Source: an optimization exercise on an open RTL-to-GDS flow (aim: small area, a short achievable clock period and few clock cycles). Production flows keep margins and buffers that such runs may drop.
At most, simulation tests tie the RTL to the original design; equivalence was not proved.
Not every run is shown, and edits may drop behaviour that the tests do not exercise.
For runs 4 to 9, only the layout was checked, not whether the RTL still works.
In run 9 the design's own scripts or RTL, not TritonCTS, make the clock network.
The flow treats the clock pin as an ideal source. Dropping or thinning the clock tree relies on that and would not hold on a real chip.
No activity file was given, so power comes from the tool's default toggle rates.

<file path="flow/run.sh">
#!/bin/bash
# synth_recipe.tcl (not shown) runs the flow's synth.tcl, then flattens the netlist and writes it again
# the make line also repeats each setting of config.mk as NAME=value (left out here)
make -C /OpenROAD-flow-scripts/flow DESIGN_CONFIG=/design/flow/config.mk WORK_HOME=/design/flow/orfs CLKGATE_MAP_FILE= SYNTH_SCRIPT=/design/flow/synth_recipe.tcl finish
</file>
<file path="flow/config.mk">
export PLATFORM = sky130hd
export DESIGN_NAME = lab7
export DESIGN_NICKNAME = lab7
export VERILOG_FILES = /design/flow/design.v
export SDC_FILE = /design/flow/constraint.sdc
export NUM_CORES = 4
export LEC_CHECK = 0
export CAP_MARGIN = 20
export CORE_MARGIN = 2
export CORE_UTILIZATION = 40
export SLEW_MARGIN = 20
</file>
<file path="flow/constraint.sdc">
create_clock -name core_clock -period 4.0 [get_ports {clk}]
set_input_delay 0.8000 -clock core_clock [delete_from_list [all_inputs] [get_ports {clk}]]
set_output_delay 0.8000 -clock core_clock [all_outputs]
set_load 0.01 [all_outputs]
</file>
<file path="flow/design.v">
module lab7(X,Y,z,clk,reset,start,done);
input [15:0]X;
input [15:0]Y;
output [47:0]z;
input clk,reset;
input start;
output reg done;
reg [15:0] a;
reg [15:0] b;
always @(posedge clk)
begin
	if (start)
	begin
		a <= X;
		b <= Y;
	end
	done <= start & ~reset;
end
genvar i, j;
generate
	for (i = 0; i < 4; i = i + 1) begin : row
		for (j = 0; j < 4; j = j + 1) begin : col
			assign z[3*(4*i+j) +: 3] = {2'b00, a[4*i+0] & b[4*0+j]}
			                         + {2'b00, a[4*i+1] & b[4*1+j]}
			                         + {2'b00, a[4*i+2] & b[4*2+j]}
			                         + {2'b00, a[4*i+3] & b[4*3+j]};
		end
	end
endgenerate
endmodule
</file>
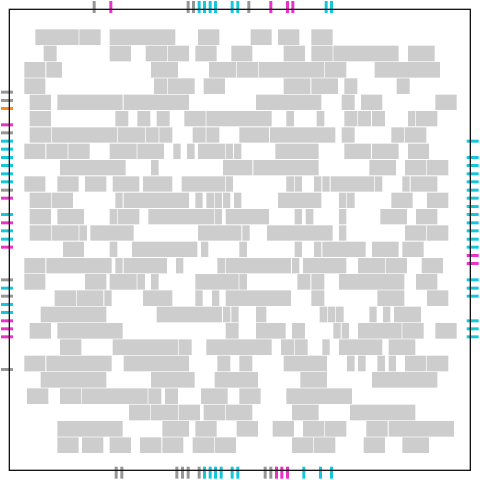
*Pin placement, run 1*
Scale: 6 px per um. Pins as bars across the die edge, other pins in gray.
[z] cyan | pins: 48 | direction: output | edge: 19 right, 12 left, 9 bottom, 8 top
[X] magenta | pins: 16 | direction: input | edge: 7 left, 4 top, 3 bottom, 2 right
[start] orange | pins: 1 | direction: input | edge: left

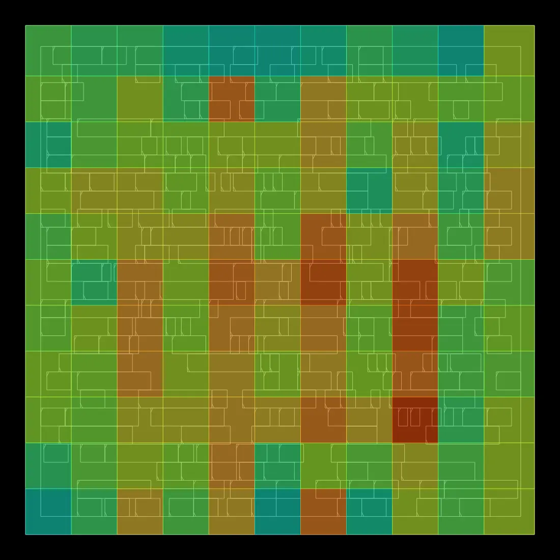
*Congestion heat map, run 1*
met1 Track Usage GR: 0.2533
global routing met3 resource utilization: 0.04265
Tot GR Track Use: 0.1907
WL per Instance: 15.30 um

==> flow_summary.yaml, run 1 <==
run_status:
  outcome: "complete, no violations"
hold_path:
  holdPathStages: 2
  min_from: "reset"
power_and_ir_drop:
  vdd_ir_drop_max_mv: 0.2247
  power_density_nw_per_um2: 383.0
  p_seq_frac: 0.363
  powerSeq_uw: 441
  pwr-share-clk: 0.307
  switching_power_uw: 323.2
detailed_routing:
  drt-met1-wl_um: 2298
  routed-via-count: 1535
  drt_iter0_drc: 100
final_layout:
  clkCellAreaFrac: 0.04226
  clkbuf_count: 5
  diodes: 0
  final_util: 0.6203
  buf_share: 0.2646
  regArea_um2: 980.9
synthesis:
  synth-simple-area-share: 0.1501
  synth_edf_count: 32
  synth_area_leaders: "edfxtp_1, ha_1, fa_1"
  synth_compound_area_frac: 0
  avgSynthCellArea_um2: 12.40
  yosys.area_share.adder: 0.3418
timing:
  final_critical_path_setup_slack_ns: 0.7268
  hold_slack_ns: 1.052
  rsz0062_at_grt: "no"
setup_path:
  cpMostUsedCell: "ha_1"
  crit_fanout: 4
  critical_path_class: "flip-flop to output port"
  critical-path-slowest-cell: "clkdlybuf4s50_1"
  worstPathArrival_ns: 2.47
placement:
  dpl.cell_count: 324
  portBuffers: 83
cts:
  cts_buffers: 5
  cts.reportedPaths.clkPinSlew_ns: 0.07
  hold_buffers: 0
  htreeDepth: 2
run:
  max-cap-violations: 0
Testbench counts for the RTL of run 1, summed over its fixed seeds: cycles 2,400.
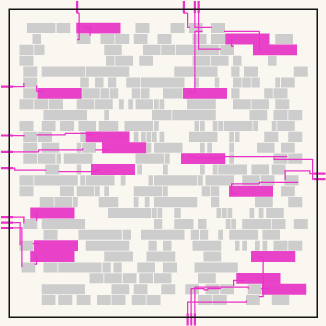
*Nets reached from selected ports, run 1*
Scale: 4 px per um.
[X] magenta | bits: 16 | direction: input | edge: 7 left, 4 top, 3 bottom, 2 right | end cells: 16 | buffers: 16 | wire: 314 um

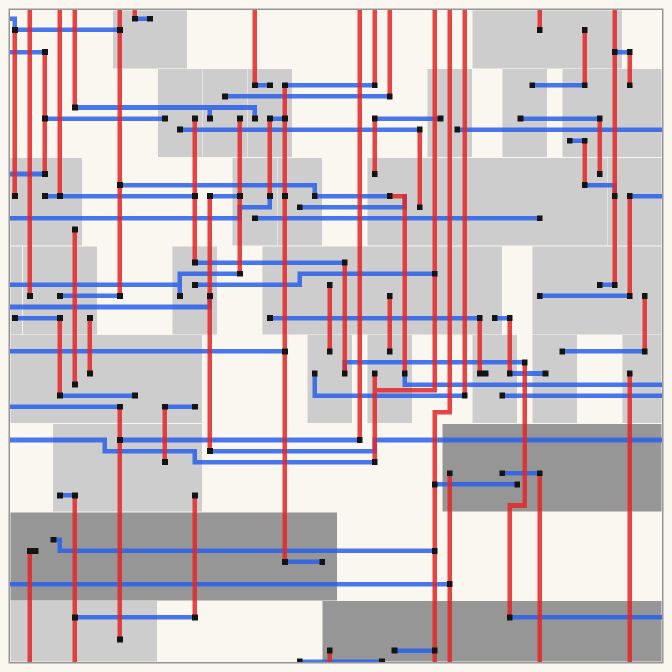
*Close-up of the layout, run 1*
Window x 47 to 67, y 9 to 29 um. Cells in gray, sequential cells in the stronger gray; small squares are vias.
[metal 2] red
[metal 1] blue
netlist names of flops here include: a (2), b (1)
cells with their middle in the window: 26
sequential cells in the window: 3
most frequent: nand2_1 (8), ha_1 (5), inv_1 (4)

==> run 2: changes to the inputs <==
--- a/flow/config.mk
+++ b/flow/config.mk
@@ -8,4 +8,5 @@
 export CAP_MARGIN = 20
 export CORE_MARGIN = 2
 export CORE_UTILIZATION = 40
+export SETUP_SLACK_MARGIN = 1.5
 export SLEW_MARGIN = 20
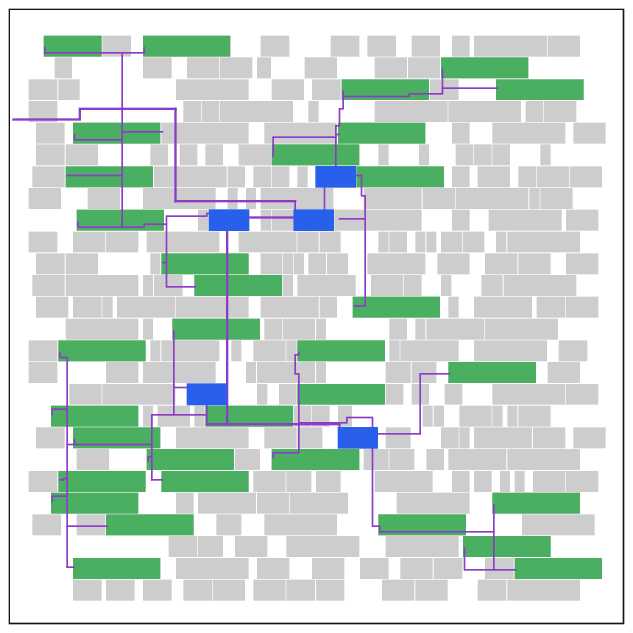
*Clock wires, drivers and flops, run 2*
Scale: 8 px per um.
[clock wires] purple | length: 456 um
[flip-flops] green | count: 33
[clock drivers] blue | count: 5
flops lie: all over the die

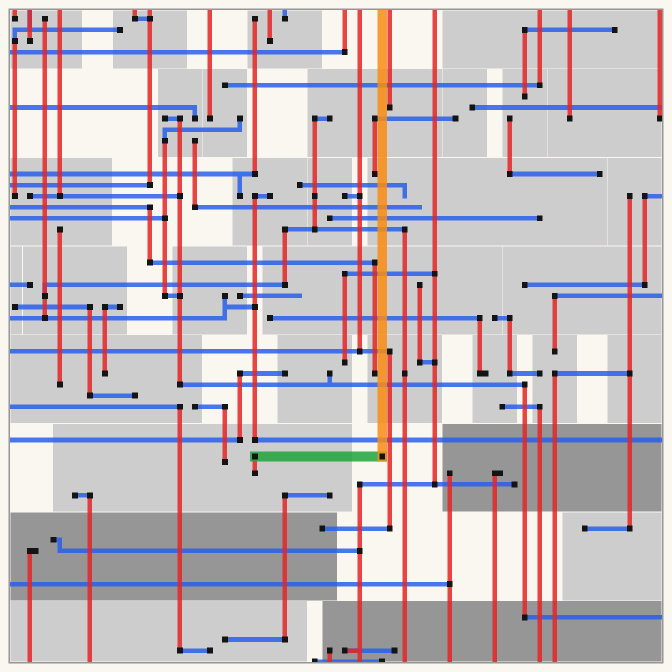
*Close-up of the layout, run 2*
Window x 47 to 67, y 9 to 29 um. Cells in gray, sequential cells in the stronger gray; small squares are vias.
[metal 4] orange
[metal 3] green
[metal 1] blue
[metal 2] red
sequential cells in the window: 3
cells with their middle in the window: 28
netlist names of flops here include: a (2), b (1)
most frequent: nand2_2 (6), ha_4 (4)

==> flow_summary.yaml, run 2 <==
run_status:
  outcome: "complete, no violations"
final_layout:
  clkbuf_count: 5
  final_util: 0.7531
  diodes: 0
  regArea_um2: 980.9
  buf_share: 0.2681
  clkCellAreaFrac: 0.03481
cts:
  htreeDepth: 2
  hold_buffers: 0
  cts.reportedPaths.clkPinSlew_ns: 0.07
floorplanning:
  initial_core_util: 0.4128
  die_h_um: 76.60
grt:
  gr-usage-met3: 0.04502
  track_usage: 0.2093
  use_met1: 0.2658
hold_path:
  min_from: "reset"
  holdPathStages: 2
timing:
  rsz0062_at_grt: "yes"
  fin_crit_sh: 0.7078
placement:
  portBuffers: 83
  dpl.cell_count: 324
setup_path:
  worstPathArrival_ns: 2.03
  crit_fanout: 4
synthesis:
  synth_compound_area_frac: 0
  synth_area_leaders: "edfxtp_1, ha_1, fa_1"
  synth_top_family_by_area: "adder cells"
  synth.most_common_cell: "nand2_1"
  synth_edf_count: 32
  avgSynthCellArea_um2: 12.40
  ys_types: 8
detailed_routing:
  routedWlPerCell_um: 16.46
  drt_iter0_drc: 83
  drt-met1-wl_um: 2419
run:
  max-cap-violations: 0
power_and_ir_drop:
  switching_power_uw: 402.3
  powerSeq_uw: 446
  swShare: 0.2864
  p_seq_frac: 0.317
  vdd_ir_drop_max_mv: 0.2397
  power_density_nw_per_um2: 365.2
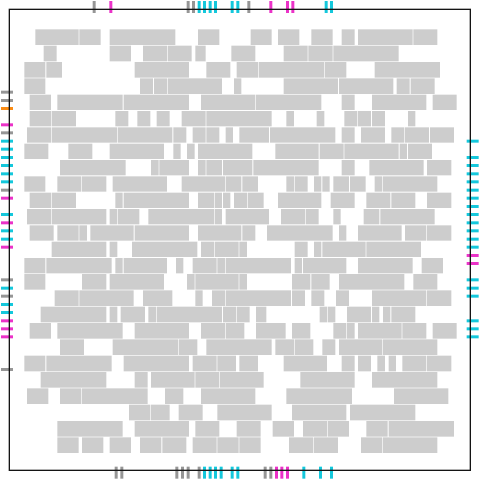
*Pin placement, run 2*
Scale: 6 px per um. Pins as bars across the die edge, other pins in gray.
[start] orange | pins: 1 | direction: input | edge: left
[z] cyan | pins: 48 | direction: output | edge: 19 right, 12 left, 9 bottom, 8 top
[X] magenta | pins: 16 | direction: input | edge: 7 left, 4 top, 3 bottom, 2 right
all pins by edge: 27 left, 21 right, 20 bottom, 16 top

==> run 3: changes to the inputs <==
==> flow/flow/run.sh (new file) <==
#!/bin/bash
# Standard layout, but with small buffers on the ports instead of the
# delay buffer that buffer_ports picks by default.
set -euo pipefail
export BUFFER_PORTS_ARGS="-buffer_cell sky130_fd_sc_hd__buf_1"
bash standard.sh > standard_flow.log 2>&1
==> flow/standard.sh (new file) <==
#!/bin/bash
# synth_recipe.tcl (not shown) runs the flow's synth.tcl, then flattens the netlist and writes it again
# the make line also repeats each setting of config.mk as NAME=value (left out here)
make -C /OpenROAD-flow-scripts/flow DESIGN_CONFIG=/design/flow/config.mk WORK_HOME=/design/flow/orfs CLKGATE_MAP_FILE= SYNTH_SCRIPT=/design/flow/synth_recipe.tcl "${@:-finish}"
--- a/flow/config.mk
+++ b/flow/config.mk
@@ -8,5 +8,4 @@
 export CAP_MARGIN = 20
 export CORE_MARGIN = 2
 export CORE_UTILIZATION = 40
-export SETUP_SLACK_MARGIN = 1.5
 export SLEW_MARGIN = 20
removed: flow/run.sh
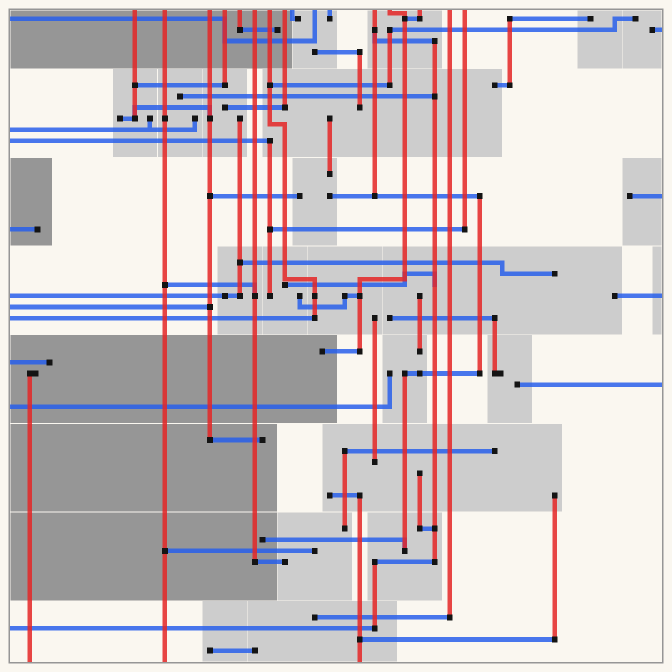
*Close-up of the layout, run 3*
Window x 47 to 67, y 9 to 29 um. Cells in gray, sequential cells in the stronger gray; small squares are vias.
[metal 1] blue
[metal 2] red
sequential cells in the window: 4
cells with their middle in the window: 24
most frequent: nand2_1 (8), and2_1 (4), edfxtp_1 (4)
netlist names of flops here include: a (3), b (1)

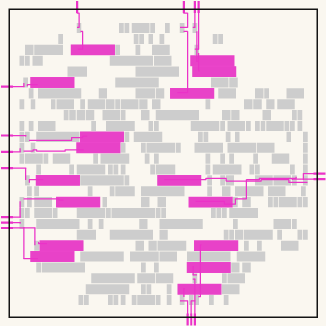
*Nets reached from selected ports, run 3*
Scale: 4 px per um.
[X] magenta | bits: 16 | direction: input | edge: 7 left, 4 top, 3 bottom, 2 right | end cells: 16 | buffers: 16 | wire: 279 um

==> flow_summary.yaml, run 3 <==
run_status:
  outcome: "complete, no violations"
timing:
  rsz0062_at_grt: "no"
  hold_slack_ns: 0.6589
  fin_crit_sh: 0.7201
  final_critical_path_setup_slack_ns: 1.119
  relSlewSlack: 0.7310
power_and_ir_drop:
  power_density_nw_per_um2: 383.7
  pwr-share-clk: 0.295
  p_seq_frac: 0.439
  swShare: 0.3061
  pwr.group.clock_uw: 296
  vdd_ir_drop_max_mv: 0.2430
  switching_power_uw: 307.6
  powerSeq_uw: 441
cts:
  hold_buffers: 0
  cts_buffers: 5
  cts.reportedPaths.clkPinSlew_ns: 0.06
  htreeDepth: 2
placement:
  portBuffers: 83
  dpl.cell_count: 324
  dpl_cell_area_um2: 2515
  place_congestion: 0.7339
  dp_slack_ns: 1.404
final_layout:
  fin_area_um2: 2619
  clkbuf_count: 5
  diodes: 0
  regArea_um2: 980.9
  buf_share: 0.1218
  area_growth_pct: 24.21
setup_path:
  critical-path-slowest-cell: "edfxtp_1"
  cp_top_family: "adder cells"
  critical_path_class: "flip-flop to output port"
  worstPathArrival_ns: 2.08
  cpMostUsedCell: "ha_1"
  crit_fanout: 4
synthesis:
  synth_edf_count: 32
  synth.most_common_cell: "nand2_1"
  synth_area_leaders: "edfxtp_1, ha_1, fa_1"
  ys_types: 8
  avgSynthCellArea_um2: 12.40
  synth-simple-area-share: 0.1501
  synth_top_family_by_area: "adder cells"
  synth_compound_area_frac: 0
  yosys.area_share.adder: 0.3418
hold_path:
  holdPathStages: 2
  min_to: "done$_DFF_P_"
  min_from: "reset"
floorplanning:
  initial_core_util: 0.4128
  die_h_um: 76.60
detailed_routing:
  routedWlPerCell_um: 13.77
  routed-via-count: 1455
  drt-met1-wl_um: 2017
  drt_iter0_drc: 51
grt:
  use_met1: 0.2231
  gr-usage-met3: 0.03318
  track_usage: 0.1712
run:
  max-cap-violations: 0
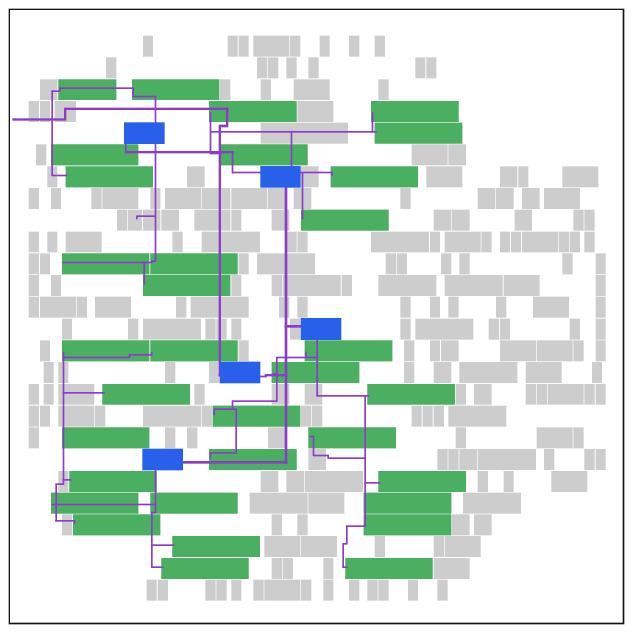
*Clock wires, drivers and flops, run 3*
Scale: 8 px per um.
[clock wires] purple | length: 427 um
[clock drivers] blue | count: 5
[flip-flops] green | count: 33
routed clock nets: 6

==> run 4: changes to the inputs <==
==> flow/design.v (replaced) <==
module lab7(X,Y,z,clk,reset,start,done);
input [15:0]X;
input [15:0]Y;
output [47:0]z;
input clk,reset;
input start;
output reg done;
reg [15:0] a;
reg [15:0] b;
always @(posedge clk)
begin
	if (start)
	begin
		a <= X;
		b <= Y;
	end
	done <= start & ~reset;
end
genvar i, j;
generate
	for (i = 0; i < 4; i = i + 1) begin : row
		for (j = 0; j < 4; j = j + 1) begin : col
			wire a0 = a[4*i+0], a1 = a[4*i+1], a2 = a[4*i+2], a3 = a[4*i+3];
			wire b0 = b[j], b1 = b[4+j], b2 = b[8+j], b3 = b[12+j];
			wire u    = ~(a0 & b0 & a1 & b1);
			wire v    = ~(a2 & b2 & a3 & b3);
			wire no01 = ~((a0 & b0) | (a1 & b1));
			wire no23 = ~((a2 & b2) | (a3 & b3));
			wire x01  = ~no01 & u;
			wire x23  = ~no23 & v;
			wire w    = ~((no01 | no23) & u & v);
			assign z[3*(4*i+j)+0] = x01 ^ x23;
			assign z[3*(4*i+j)+1] = (u | v) & w;
			assign z[3*(4*i+j)+2] = ~(u | v);
		end
	end
endgenerate
endmodule
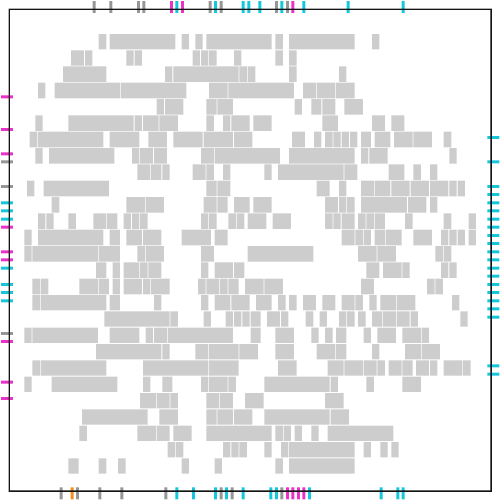
*Pin placement, run 4*
Scale: 6 px per um. Pins as bars across the die edge, other pins in gray.
[X] magenta | pins: 16 | direction: input | edge: 9 left, 4 bottom, 3 top
[z] cyan | pins: 48 | direction: output | edge: 21 right, 11 bottom, 9 top, 7 left
[start] orange | pins: 1 | direction: input | edge: bottom
all pins by edge: 24 bottom, 21 right, 20 top, 19 left

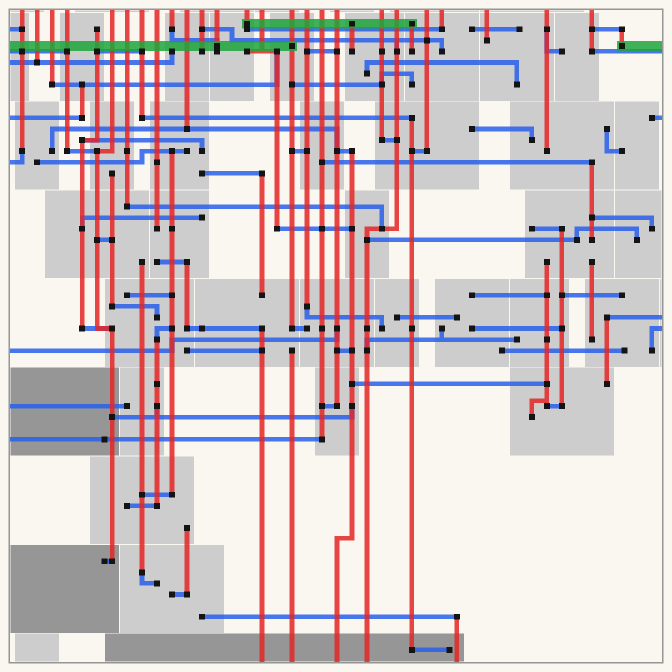
*Close-up of the layout, run 4*
Window x 50 to 70, y 10 to 30 um. Cells in gray, sequential cells in the stronger gray; small squares are vias.
[metal 3] green
[metal 1] blue
[metal 2] red
cells with their middle in the window: 31
most frequent: nand2_1 (11), xnor2_1 (5), nand3_1 (3)
sequential cells in the window: 0

==> flow_summary.yaml, run 4 <==
run_status:
  outcome: "complete, no violations"
synthesis:
  synth_top_family_by_area: "simple AND/OR/NAND/NOR gates"
  yosysWarnings: 1
  synth_compound_area_frac: 0.05514
  synth.most_common_cell: "nand2_1"
  synth_edf_count: 32
  synth_area_leaders: "edfxtp_1, xnor2_1, nand2_1"
  synth-simple-area-share: 0.3135
  avgSynthCellArea_um2: 9.149
  muxShareOfSynthArea: 0
  ys_types: 18
setup_path:
  crit_path_start: "b[13]$_DFFE_PP_"
  critical_path_class: "flip-flop to output port"
  crit_fanout: 7
  cp_top_family: "simple AND/OR/NAND/NOR gates"
  worstPathArrival_ns: 1.64
  critical-path-slowest-cell: "edfxtp_1"
floorplanning:
  initial_core_util: 0.4178
  die_x_um: 80.07
  die_h_um: 80.07
timing:
  final_critical_path_setup_slack_ns: 1.564
  relSlewSlack: 0.4583
  slew_viol_final: 0
  fin_crit_sh: 0.6089
cts:
  cts_buffers: 5
  cts.reportedPaths.clkPinSlew_ns: 0.07
  hold_buffers: 0
  htreeDepth: 2
detailed_routing:
  drt_iter0_drc: 121
  dr_wl_met2_um: 2790
  routed-via-count: 2109
  drt-met1-wl_um: 2549
power_and_ir_drop:
  vdd_ir_drop_max_mv: 0.2849
  pwr.group.clock_uw: 273
  pwr-share-clk: 0.262
  power_density_nw_per_um2: 378.2
  p_seq_frac: 0.447
  powerSeq_uw: 467
  switching_power_uw: 347.4
  swShare: 0.3330
final_layout:
  diodes: 0
  final_util: 0.4980
  clkCellAreaFrac: 0.03673
  regArea_um2: 980.9
  fin_area_um2: 2759
  buf_share: 0.1134
  clkbuf_count: 7
  area_growth_pct: 19.19
placement:
  place_congestion: 0.7724
  portBuffers: 83
  dpl.cell_count: 396
  dp_slack_ns: 1.855
  dpl_cell_area_um2: 2658
run:
  max-cap-violations: 0
hold_path:
  holdPathStages: 2
  min_to: "done$_DFF_P_"
grt:
  gr-usage-met3: 0.03483
  track_usage: 0.1896
  globalRoute.busiestLayer: "met2"
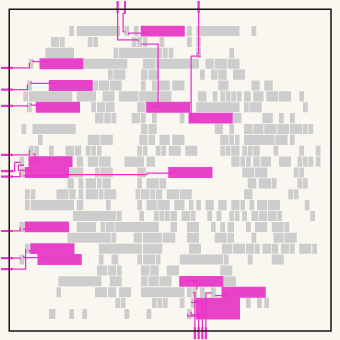
*Nets reached from selected ports, run 4*
Scale: 4 px per um.
[X] magenta | bits: 16 | direction: input | edge: 9 left, 4 bottom, 3 top | end cells: 16 | buffers: 16 | wire: 239 um

==> run 5: changes to the inputs <==
--- a/flow/config.mk
+++ b/flow/config.mk
@@ -8,4 +8,5 @@
 export CAP_MARGIN = 20
 export CORE_MARGIN = 2
 export CORE_UTILIZATION = 40
+export SETUP_SLACK_MARGIN = 1.0
 export SLEW_MARGIN = 20
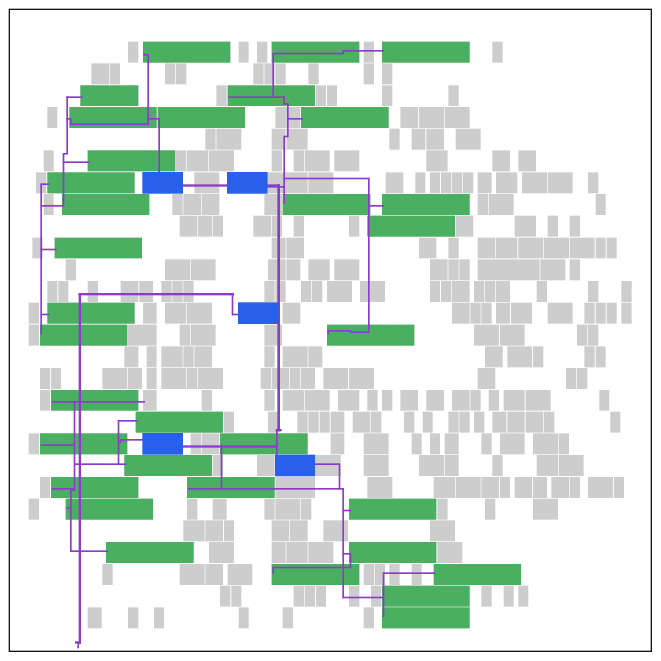
*Clock wires, drivers and flops, run 5*
Scale: 8 px per um.
[flip-flops] green | count: 33
[clock drivers] blue | count: 5
[clock wires] purple | length: 435 um
routed clock nets: 6

==> flow_summary.yaml, run 5 <==
power_and_ir_drop:
  vdd_ir_drop_max_mv: 0.2849
  p_seq_frac: 0.447
  swShare: 0.3330
  powerSeq_uw: 467
  switching_power_uw: 347.4
setup_path:
  cp.required_ns: 3.20
  crit_cells: 4
  critical_path_class: "flip-flop to output port"
  cp_top_family: "simple AND/OR/NAND/NOR gates"
  crit_path_start: "b[13]$_DFFE_PP_"
  crit_fanout: 7
  worstPathArrival_ns: 1.64
  endpoint_kind: "output port"
final_layout:
  fin_area_um2: 2759
  area_growth_pct: 19.19
  regArea_um2: 980.9
  diodes: 0
  clkbuf_count: 7
  clkCellAreaFrac: 0.03673
placement:
  place_congestion: 0.7724
  dpl.cell_count: 396
  dpl_cell_area_um2: 2658
synthesis:
  yosysWarnings: 1
  synth_area_leaders: "edfxtp_1, xnor2_1, nand2_1"
  synth_top_family_by_area: "simple AND/OR/NAND/NOR gates"
  synth-simple-area-share: 0.3135
  avgSynthCellArea_um2: 9.149
  synth_compound_area_frac: 0.05514
  yosys.area_share.adder: 0
  synth.most_common_cell: "nand2_1"
  muxShareOfSynthArea: 0
  ys_types: 18
floorplanning:
  die_h_um: 80.07
  die_x_um: 80.07
  initial_core_util: 0.4178
grt:
  grt_max_degree: 34
  track_usage: 0.1896
  globalRoute.busiestLayer: "met2"
  antenna_found_initial: 0
  gr-usage-met3: 0.03483
hold_path:
  min_from: "reset"
  min_to: "done$_DFF_P_"
timing:
  slew_viol_final: 0
  hold_slack_ns: 0.6653
  final_critical_path_setup_slack_ns: 1.564
  relSlewSlack: 0.4583
  rsz0062_at_grt: "no"
  fin_crit_sh: 0.6089
detailed_routing:
  dr_wl_met2_um: 2790
  drt_iter0_drc: 121
  drt-met1-wl_um: 2549
run_status:
  outcome: "complete, no violations"
cts:
  htreeDepth: 2
  hold_buffers: 0
  cts.reportedPaths.clkPinSlew_ns: 0.07
run:
  max-cap-violations: 0
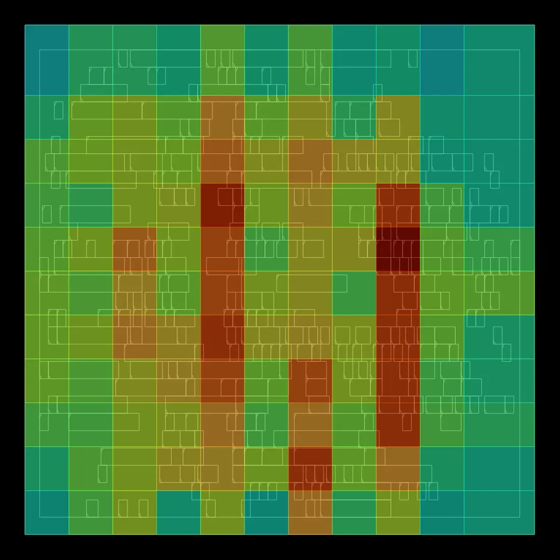
*Congestion heat map, run 5*
final core occ: 0.4980
met1 Track Usage GR: 0.2520

==> run 6: changes to the inputs <==
--- a/flow/config.mk
+++ b/flow/config.mk
@@ -8,5 +8,6 @@
 export CAP_MARGIN = 20
 export CORE_MARGIN = 2
 export CORE_UTILIZATION = 40
-export SETUP_SLACK_MARGIN = 1.0
+export CTS_CLUSTER_DIAMETER = 500
+export CTS_CLUSTER_SIZE = 40
 export SLEW_MARGIN = 20
==> flow_summary.yaml, run 6 <==
run_status:
  outcome: "complete, no violations"
power_and_ir_drop:
  pwr-share-clk: 0.262
  pwr.group.clock_uw: 273
  p_seq_frac: 0.447
  power_density_nw_per_um2: 378.2
  switching_power_uw: 347.4
  vdd_ir_drop_max_mv: 0.2849
setup_path:
  critical_path_class: "flip-flop to output port"
  critical-path-slowest-cell: "edfxtp_1"
  cp_top_family: "simple AND/OR/NAND/NOR gates"
placement:
  dpl_cell_area_um2: 2658
  place_congestion: 0.7724
  dpl.cell_count: 396
floorplanning:
  die_x_um: 80.07
  die_h_um: 80.07
grt:
  use_met1: 0.2520
  gr-usage-met3: 0.03483
final_layout:
  area_growth_pct: 19.19
  regArea_um2: 980.9
  clkbuf_count: 7
  final_util: 0.4980
cts:
  hold_buffers: 0
  cts_buffers: 5
detailed_routing:
  dr_wl_met2_um: 2790
  routedWlPerCell_um: 14.49
synthesis:
  muxShareOfSynthArea: 0
  synth.most_common_cell: "nand2_1"
run:
  max-cap-violations: 0
timing:
  rsz0062_at_grt: "no"
hold_path:
  min_from: "reset"
==> run 7: changes to the inputs <==
--- a/flow/config.mk
+++ b/flow/config.mk
@@ -8,6 +8,5 @@
 export CAP_MARGIN = 20
 export CORE_MARGIN = 2
 export CORE_UTILIZATION = 40
-export CTS_CLUSTER_DIAMETER = 500
-export CTS_CLUSTER_SIZE = 40
+export SETUP_SLACK_MARGIN = 2.0
 export SLEW_MARGIN = 20
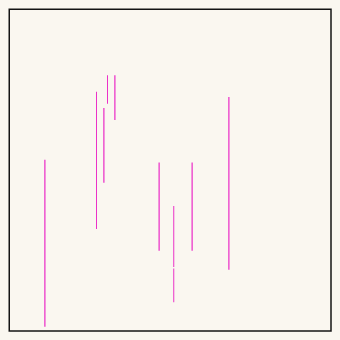
*The metal 4 layer, run 7*
Scale: 4 px per um.
nets with wire on the layer: 10
main direction: vertical
wire length on this layer: 221 um
share of all routed wire: 2.9%
longest straight run: 42.8 um

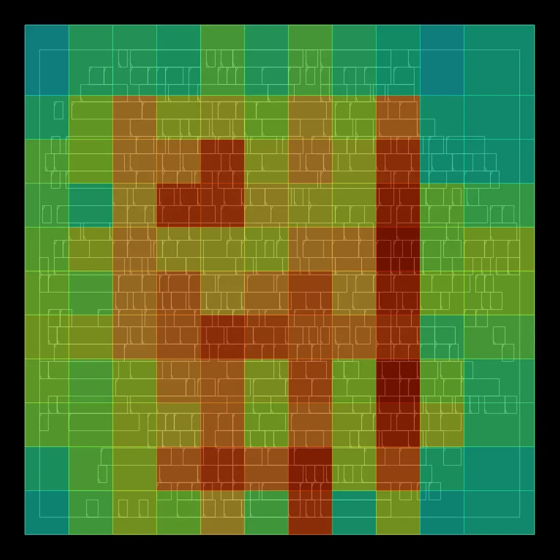
*Congestion heat map, run 7*
WL per Instance: 15.93 um
met1 Track Usage GR: 0.2751
global routing met3 resource utilization: 0.04157
busiest grt layer: met2

==> flow_summary.yaml, run 7 <==
setup_path:
  crit_cells: 6
  crit_path_start: "b[14]$_DFFE_PP_"
  critical_path_class: "flip-flop to output port"
  critical-path-slowest-cell: "edfxtp_1"
  crit_fanout: 2
  cp_top_family: "simple AND/OR/NAND/NOR gates"
  cp.required_ns: 3.20
final_layout:
  clkCellAreaFrac: 0.02612
  buf_share: 0.2828
  clkbuf_count: 7
  regArea_um2: 980.9
  final_util: 0.7003
  area_growth_pct: 67.62
hold_path:
  holdPathStages: 2
  min_to: "done$_DFF_P_"
  min_from: "reset"
power_and_ir_drop:
  swShare: 0.3380
  powerSeq_uw: 449
  switching_power_uw: 416.6
  p_seq_frac: 0.364
  vdd_ir_drop_max_mv: 0.2563
  pwr-share-clk: 0.227
detailed_routing:
  drt-met1-wl_um: 2984
  drt_iter0_drc: 185
  dr_wl_met2_um: 3962
  routed-via-count: 2596
synthesis:
  synth_compound_area_frac: 0.05514
  synth_edf_count: 32
  ys_types: 18
  synth_area_leaders: "edfxtp_1, xnor2_1, nand2_1"
  synth_top_family_by_area: "simple AND/OR/NAND/NOR gates"
  synth-simple-area-share: 0.3135
  synth.most_common_cell: "nand2_1"
  muxShareOfSynthArea: 0
  yosysWarnings: 1
timing:
  relSlewSlack: 0.4577
  hold_slack_ns: 0.6613
  rsz0062_at_grt: "yes"
  final_critical_path_setup_slack_ns: 1.561
grt:
  antenna_found_initial: 0
  grt_max_degree: 34
  track_usage: 0.2195
placement:
  dpl.cell_count: 396
  portBuffers: 83
  dpl_cell_area_um2: 2658
  place_congestion: 0.7724
  dp_slack_ns: 1.855
cts:
  htreeDepth: 2
  cts_buffers: 5
  hold_buffers: 0
run_status:
  outcome: "complete, no violations"
run:
  max-cap-violations: 0
floorplanning:
  initial_core_util: 0.4178
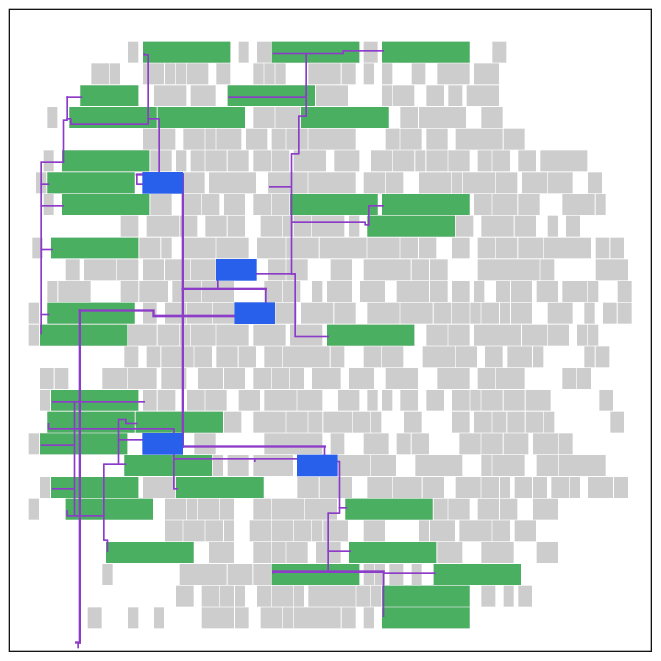
*Clock wires, drivers and flops, run 7*
Scale: 8 px per um.
[clock drivers] blue | count: 5
[clock wires] purple | length: 468 um
[flip-flops] green | count: 33
routed clock nets: 6

==> run 8: changes to the inputs <==
==> flow/design.v (replaced) <==
module lab7(X,Y,z,clk,reset,start,done);
input [15:0]X;
input [15:0]Y;
output [47:0]z;
input clk,reset;
input start;
output reg done;
reg [15:0] a;
reg [15:0] b;
always @(posedge clk)
begin
	if (start)
	begin
		a <= X;
		b <= Y;
	end
	done <= start & ~reset;
end
genvar i, j;
generate
	for (i = 0; i < 4; i = i + 1) begin : row
		for (j = 0; j < 4; j = j + 1) begin : col
			wire a0 = a[4*i+0], a1 = a[4*i+1], a2 = a[4*i+2], a3 = a[4*i+3];
			wire b0 = b[j], b1 = b[4+j], b2 = b[8+j], b3 = b[12+j];
			wire u, v, no01, no23, x01, x23, w;
			lab7_nand4  g_u    (.a(a0), .b(b0), .c(a1), .d(b1), .y(u));
			lab7_nand4  g_v    (.a(a2), .b(b2), .c(a3), .d(b3), .y(v));
			lab7_a22oi  g_no01 (.a1(a0), .a2(b0), .b1(a1), .b2(b1), .y(no01));
			lab7_a22oi  g_no23 (.a1(a2), .a2(b2), .b1(a3), .b2(b3), .y(no23));
			lab7_nor2b  g_x01  (.a(no01), .bn(u), .y(x01));
			lab7_nor2b  g_x23  (.a(no23), .bn(v), .y(x23));
			lab7_o211ai g_w    (.a1(no01), .a2(no23), .b1(u), .c1(v), .y(w));
			lab7_xor2   g_s0   (.a(x01), .b(x23), .y(z[3*(4*i+j)+0]));
			lab7_o21a   g_s1   (.a1(u), .a2(v), .b1(w), .y(z[3*(4*i+j)+1]));
			lab7_nor2   g_s2   (.a(u), .b(v), .y(z[3*(4*i+j)+2]));
		end
	end
endgenerate
endmodule
module lab7_nand4(a, b, c, d, y);
input a, b, c, d;
output y;
assign y = ~(a & b & c & d);
endmodule
module lab7_a22oi(a1, a2, b1, b2, y);
input a1, a2, b1, b2;
output y;
assign y = ~((a1 & a2) | (b1 & b2));
endmodule
module lab7_nor2b(a, bn, y);
input a, bn;
output y;
assign y = ~a & bn;
endmodule
module lab7_o211ai(a1, a2, b1, c1, y);
input a1, a2, b1, c1;
output y;
assign y = ~((a1 | a2) & b1 & c1);
endmodule
module lab7_xor2(a, b, y);
input a, b;
output y;
assign y = a ^ b;
endmodule
module lab7_o21a(a1, a2, b1, y);
input a1, a2, b1;
output y;
assign y = (a1 | a2) & b1;
endmodule
module lab7_nor2(a, b, y);
input a, b;
output y;
assign y = ~(a | b);
endmodule
--- a/flow/config.mk
+++ b/flow/config.mk
@@ -8,5 +8,6 @@
 export CAP_MARGIN = 20
 export CORE_MARGIN = 2
 export CORE_UTILIZATION = 40
-export SETUP_SLACK_MARGIN = 2.0
 export SLEW_MARGIN = 20
+export SYNTH_HIERARCHICAL = 1
+export SYNTH_MINIMUM_KEEP_SIZE = 0
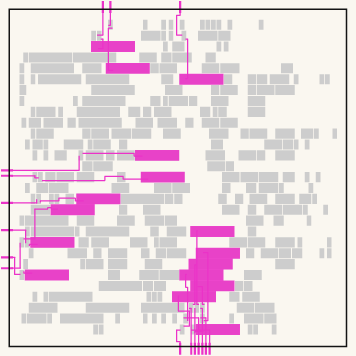
*Nets reached from selected ports, run 8*
Scale: 4 px per um.
[X] magenta | bits: 16 | direction: input | edge: 7 bottom, 6 left, 3 top | end cells: 16 | buffers: 16 | wire: 322 um

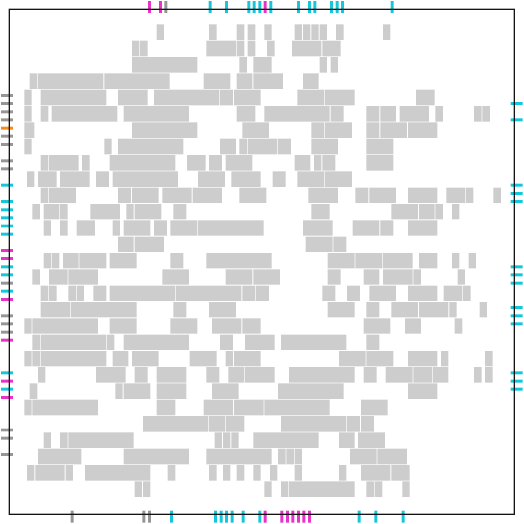
*Pin placement, run 8*
Scale: 6 px per um. Pins as bars across the die edge, other pins in gray.
[start] orange | pins: 1 | direction: input | edge: left
[z] cyan | pins: 48 | direction: output | edge: 14 right, 13 top, 11 left, 10 bottom
[X] magenta | pins: 16 | direction: input | edge: 7 bottom, 6 left, 3 top

==> flow_summary.yaml, run 8 <==
run_status:
  outcome: "complete, no violations"
final_layout:
  area_growth_pct: 21.39
  diodes: 0
  final_util: 0.4943
  fin_area_um2: 3103
  regArea_um2: 980.9
  clkbuf_count: 5
  buf_share: 0.1008
detailed_routing:
  routedWlPerCell_um: 15.80
  dr_wl_met2_um: 2806
  drt_iter0_drc: 47
cts:
  cts.reportedPaths.clkPinSlew_ns: 0.07
  hold_buffers: 0
  htreeDepth: 2
grt:
  globalRoute.busiestLayer: "met2"
  antenna_found_initial: 0
  track_usage: 0.1600
  use_met1: 0.2092
  grt_max_degree: 34
setup_path:
  endpoint_kind: "output port"
  critical_path_class: "flip-flop to output port"
  crit_fanout: 8
  cp.required_ns: 3.20
  critical-path-slowest-cell: "edfxtp_1"
  worstPathArrival_ns: 1.71
  cp_top_family: "flip-flops"
placement:
  dpl_cell_area_um2: 2965
  portBuffers: 83
  dp_slack_ns: 1.817
  dpl.cell_count: 354
  place_congestion: 0.7608
hold_path:
  min_from: "X[9]"
  holdPathStages: 1
synthesis:
  muxShareOfSynthArea: 0
  avgSynthCellArea_um2: 13.18
  synth_edf_count: 32
  synth_top_family_by_area: "compound AO/OA/AOI/OAI gates"
  synth-simple-area-share: 0.2795
  synth.most_common_cell: "nor2b_4"
power_and_ir_drop:
  p_seq_frac: 0.408
  swShare: 0.3122
  pwr-share-clk: 0.317
  powerSeq_uw: 488
floorplanning:
  die_h_um: 83.94
timing:
  fin_crit_sh: 0.6270
  rsz0062_at_grt: "no"
  relSlewSlack: 0.4497
  hold_slack_ns: 0.6750
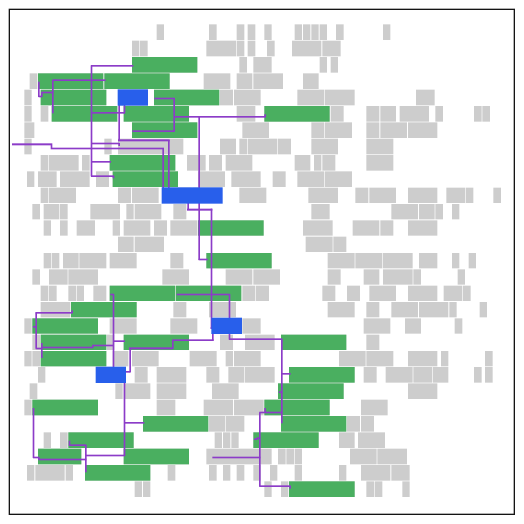
*Clock wires, drivers and flops, run 8*
Scale: 6 px per um.
[clock wires] purple | length: 407 um
[flip-flops] green | count: 33
[clock drivers] blue | count: 5
routed clock nets: 6

==> run 9: changes to the inputs <==
==> flow/design.v (replaced) <==
module lab7(X,Y,z,clk,reset,start,done);
input [15:0]X;
input [15:0]Y;
output [47:0]z;
input clk,reset;
input start;
output reg done;
reg [15:0] a;
reg [15:0] b;
always @(posedge clk)
begin
	if (start)
	begin
		a <= X;
		b <= Y;
	end
	done <= start & ~reset;
end
genvar i, j;
generate
	for (i = 0; i < 4; i = i + 1) begin : row
		for (j = 0; j < 4; j = j + 1) begin : col
			wire a0 = a[4*i+0], a1 = a[4*i+1], a2 = a[4*i+2], a3 = a[4*i+3];
			wire b0 = b[j], b1 = b[4+j], b2 = b[8+j], b3 = b[12+j];
			wire u    = ~(a0 & b0 & a1 & b1);
			wire v    = ~(a2 & b2 & a3 & b3);
			wire no01 = ~((a0 & b0) | (a1 & b1));
			wire no23 = ~((a2 & b2) | (a3 & b3));
			wire x01  = ~no01 & u;
			wire x23  = ~no23 & v;
			wire w    = ~((no01 | no23) & u & v);
			assign z[3*(4*i+j)+0] = x01 ^ x23;
			assign z[3*(4*i+j)+1] = (u | v) & w;
			assign z[3*(4*i+j)+2] = ~(u | v);
		end
	end
endgenerate
endmodule
==> flow/flow/run.sh (replaced) <==
#!/bin/bash
# The standard layout (bash standard.sh) with two changes:
#  - the ports get buf_1 buffers instead of the delay buffer buffer_ports picks by default;
#  - the clock tree is a single strong buffer driving every flip-flop (see pre_cts.tcl),
#    instead of TritonCTS's two-level tree.
set -euo pipefail
here="$(pwd)"
export BUFFER_PORTS_ARGS="-buffer_cell sky130_fd_sc_hd__buf_1"
export PRE_CTS_TCL="$here/flow/pre_cts.tcl"
bash standard.sh > "$here/standard_flow.log" 2>&1
==> flow/flow/pre_cts.tcl (new file) <==
# Sourced by ORFS's cts.tcl before clock_tree_synthesis. The design has only a few
# dozen flip-flops, so one strong buffer drives all of them: clk -> buffer -> every
# flip-flop clock pin. This replaces clock_tree_synthesis for this step; the rest of
# cts.tcl (placement legalisation, timing repair) runs as usual.
proc single_buffer_clock { buf_master_name } {
  set block [ord::get_db_block]
  set db [ord::get_db]
  set master [$db findMaster $buf_master_name]
  set clk_net [$block findNet clk]
  set sinks {}
  set sx 0
  set sy 0
  foreach it [$clk_net getITerms] {
    lappend sinks $it
    set bb [[$it getInst] getBBox]
    set sx [expr {$sx + ([$bb xMin] + [$bb xMax]) / 2}]
    set sy [expr {$sy + ([$bb yMin] + [$bb yMax]) / 2}]
  }
  set n [llength $sinks]
  set buf [odb::dbInst_create $block $master clkbuf_root]
  set new_net [odb::dbNet_create $block clknet_root]
  $new_net setSigType CLOCK
  $clk_net setSigType CLOCK
  foreach it $sinks {
    $it disconnect
    $it connect $new_net
  }
  [$buf findITerm A] connect $clk_net
  [$buf findITerm X] connect $new_net
  $buf setLocation [expr {$sx / $n}] [expr {$sy / $n}]
  $buf setPlacementStatus PLACED
  puts "single_buffer_clock: $n clock sinks driven by one $buf_master_name"
}

rename clock_tree_synthesis orfs_clock_tree_synthesis
proc clock_tree_synthesis { args } {
  single_buffer_clock sky130_fd_sc_hd__buf_16
  set_propagated_clock [all_clocks]
}
--- a/flow/config.mk
+++ b/flow/config.mk
@@ -9,5 +9,3 @@
 export CORE_MARGIN = 2
 export CORE_UTILIZATION = 40
 export SLEW_MARGIN = 20
-export SYNTH_HIERARCHICAL = 1
-export SYNTH_MINIMUM_KEEP_SIZE = 0
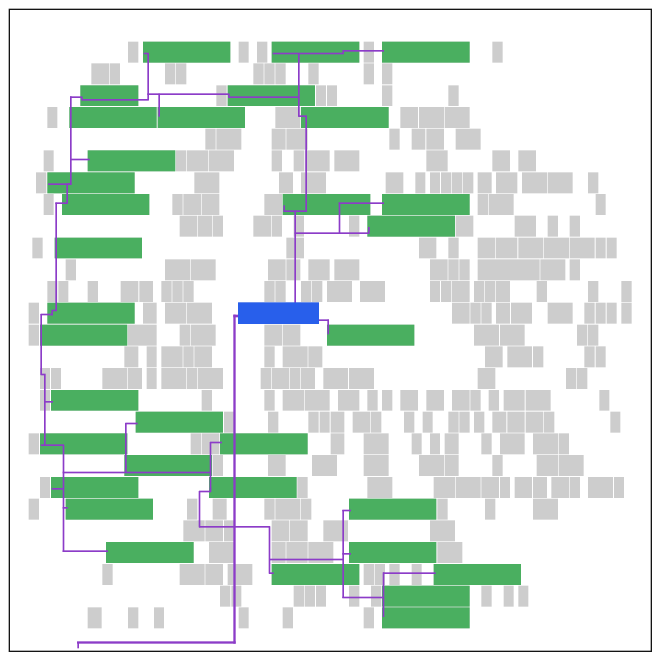
*Clock wires, drivers and flops, run 9*
Scale: 8 px per um.
[clock wires] purple | length: 343 um
[clock drivers] blue | count: 1
[flip-flops] green | count: 33
routed clock nets: 2

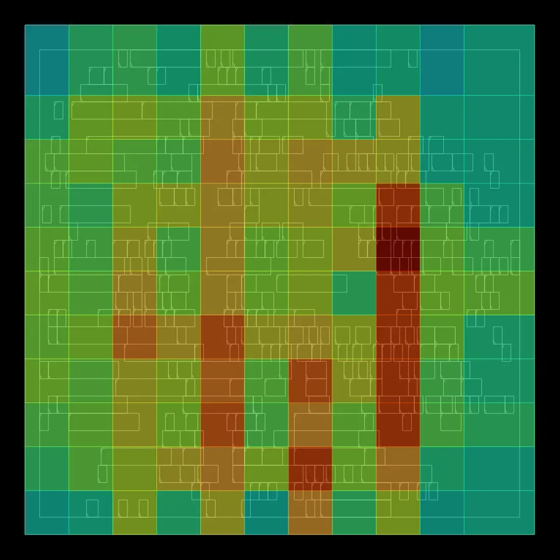
*Congestion heat map, run 9*
Tot GR Track Use: 0.1794
WL per Instance: 14.53 um

==> flow_summary.yaml, run 9 <==
synthesis:
  synth_compound_area_frac: 0.05514
  synth.most_common_cell: "nand2_1"
  synth_area_leaders: "edfxtp_1, xnor2_1, nand2_1"
  synth-simple-area-share: 0.3135
  muxShareOfSynthArea: 0
  synth_edf_count: 32
setup_path:
  worstPathArrival_ns: 1.55
  cp_top_family: "simple AND/OR/NAND/NOR gates"
  endpoint_kind: "output port"
  crit_fanout: 8
  critical-path-slowest-cell: "edfxtp_1"
  crit_cells: 4
  cp.required_ns: 3.20
cts:
  cts.reportedPaths.clkPinSlew_ns: 0.12
timing:
  final_critical_path_setup_slack_ns: 1.649
  slew_viol_final: 0
  hold_slack_ns: 0.7846
final_layout:
  diodes: 0
  area_growth_pct: 16.00
detailed_routing:
  drt-met1-wl_um: 2519
  dr_wl_met2_um: 2781
hold_path:
  holdPathStages: 2
power_and_ir_drop:
  power_density_nw_per_um2: 338.1
  powerSeq_uw: 466
  vdd_ir_drop_max_mv: 0.2088
  pwr.group.clock_uw: 139
  switching_power_uw: 310.9
placement:
  place_congestion: 0.7724
  dp_slack_ns: 1.855
grt:
  grt_max_degree: 34
  gr-usage-met3: 0.01461
  globalRoute.busiestLayer: "met2"
run_status:
  outcome: "complete, no violations"
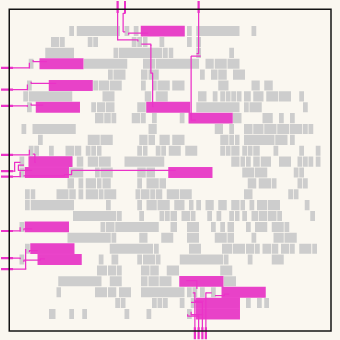
*Nets reached from selected ports, run 9*
Scale: 4 px per um.
[X] magenta | bits: 16 | direction: input | edge: 9 left, 4 bottom, 3 top | end cells: 16 | buffers: 16 | wire: 237 um


## Gallery

Congestion heat map.
image #1
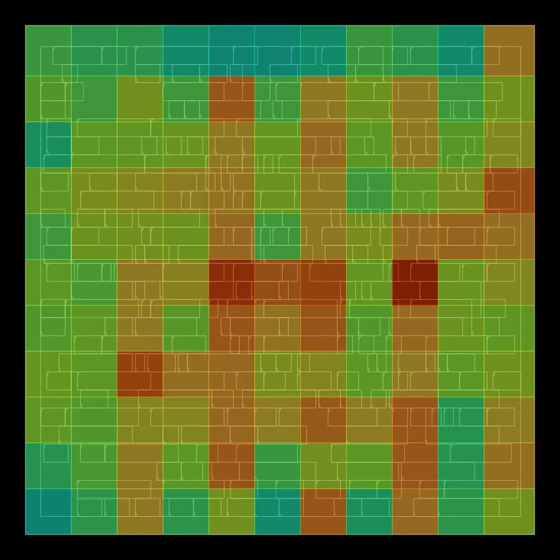
image #2
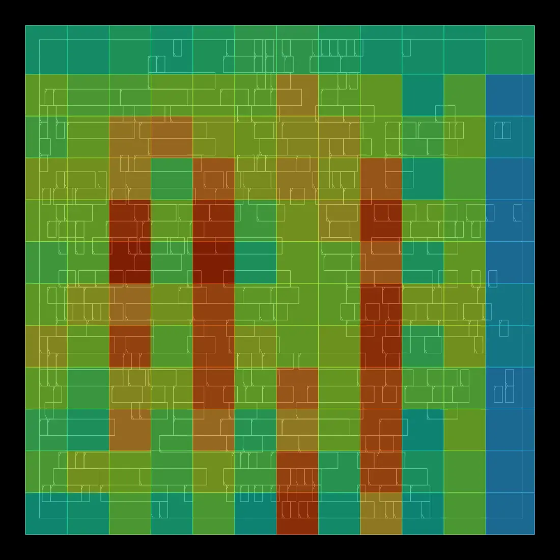
image #3
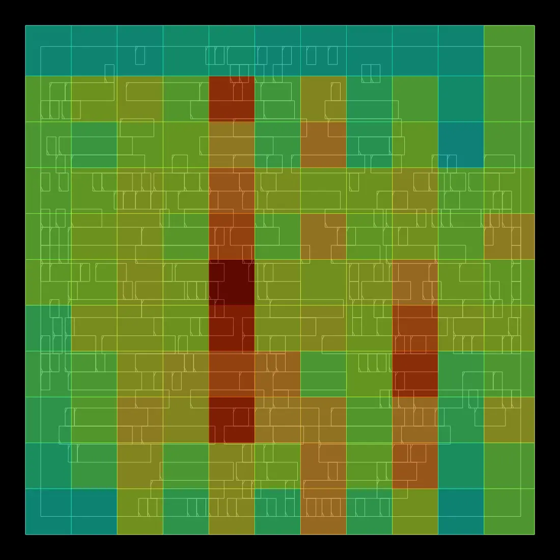
Image #3 is run 3.
Image #1 is run 2.
Image #2 is run 8.
Of these, highest utilization: image #1
Of these, highest track usage: image #1


==> notes/layouts.md <==
Pictures saved along the way, in no particular order.

Close-up of the layout.
picture 1
Window x 50 to 70, y 10 to 30 um. Cells in gray, sequential cells in the stronger gray; small squares are vias.
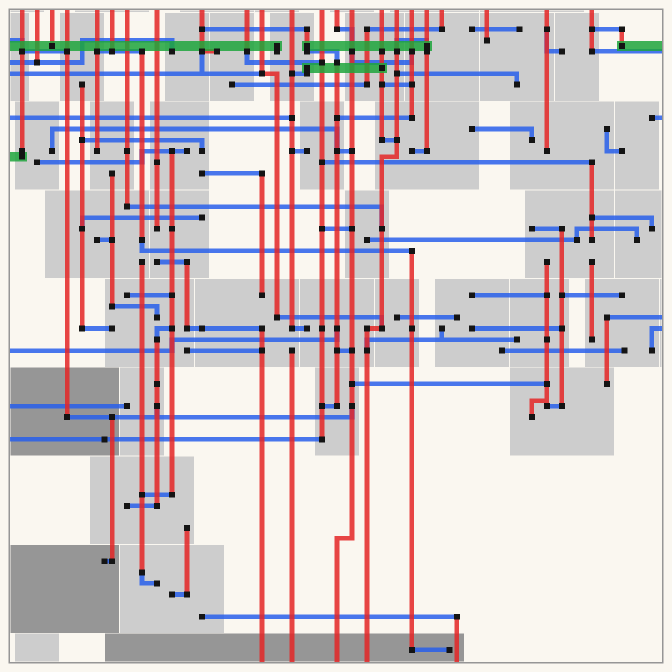
picture 2
Window x 53 to 73, y 11 to 31 um. Cells in gray, sequential cells in the stronger gray; small squares are vias.
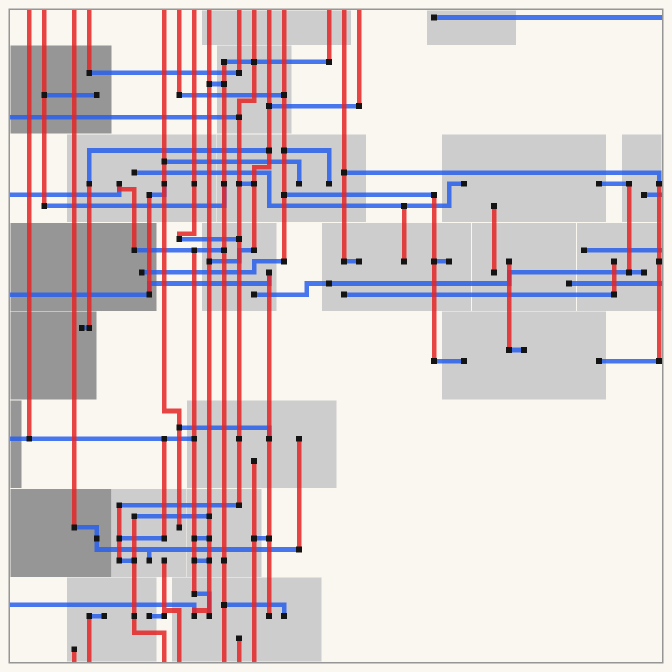
picture 3
Window x 50 to 70, y 10 to 30 um. Cells in gray, sequential cells in the stronger gray; small squares are vias.
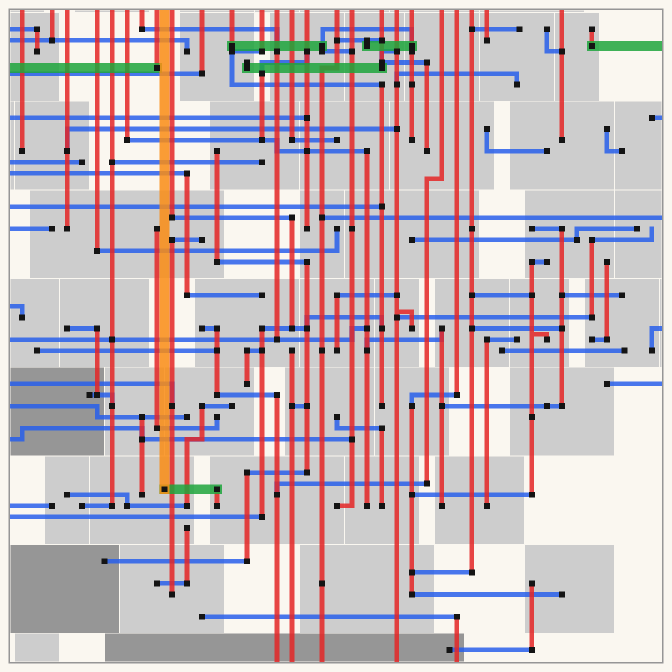
| from | picture |
|---|---|
| run 7 | picture 3 |
| run 9 | picture 1 |
| run 8 | picture 2 |

Key to picture 2:
[metal 2] red
[metal 1] blue
cells with their middle in the window: 15
sequential cells in the window: 0
most frequent: nand4_1 (4), a22oi_2 (4)

## port drivers added, routing unchanged
Ports are ideal in the flow. The routed layouts listed here were re-timed in OpenROAD.
Step 1 assumes that a clkbuf_16 drives the clock port and a buf_2 every other input.
Step 2 moves the port delays by t, midway between the first and last clock arrival at a register: inputs arrive t later, outputs are due t later. That takes back most of the time a late clock gives input paths.
a / b / c = ideal / step 1 / step 2; a / b = the first two.
| run | shift t [ns] | setup slack, ns | worst hold slack (ns) | worst setup path after step 2 |
|---|---|---|---|---|
| run 1 | 0.302 | 0.727 / 0.702 / 1.005 | 1.052 / 1.051 / 1.353 | register to output |
| run 2 | 0.304 | 1.169 / 1.144 / 1.449 | 1.049 / 1.047 / 1.352 | register to output |
| run 3 | 0.309 | 1.119 / 1.092 / 1.402 | 0.659 / 0.655 / 0.965 | register to output |
| run 4 | 0.307 | 1.564 / 1.536 / 1.843 | 0.665 / 0.662 / 0.969 | register to output |
| run 5 | 0.307 | 1.564 / 1.536 / 1.843 | 0.665 / 0.662 / 0.969 | register to output |
| run 6 | 0.307 | 1.564 / 1.536 / 1.843 | 0.665 / 0.662 / 0.969 | register to output |
| run 7 | 0.312 | 1.561 / 1.534 / 1.846 | 0.661 / 0.659 / 0.971 | register to output |
| run 8 | 0.304 | 1.492 / 1.470 / 1.774 | 0.675 / 0.676 / 0.980 | register to output |
| run 9 | 0.189 | 1.649 / 1.606 / 1.795 | 0.785 / 0.767 / 0.956 | register to output |
After both steps every run listed still meets setup and hold.
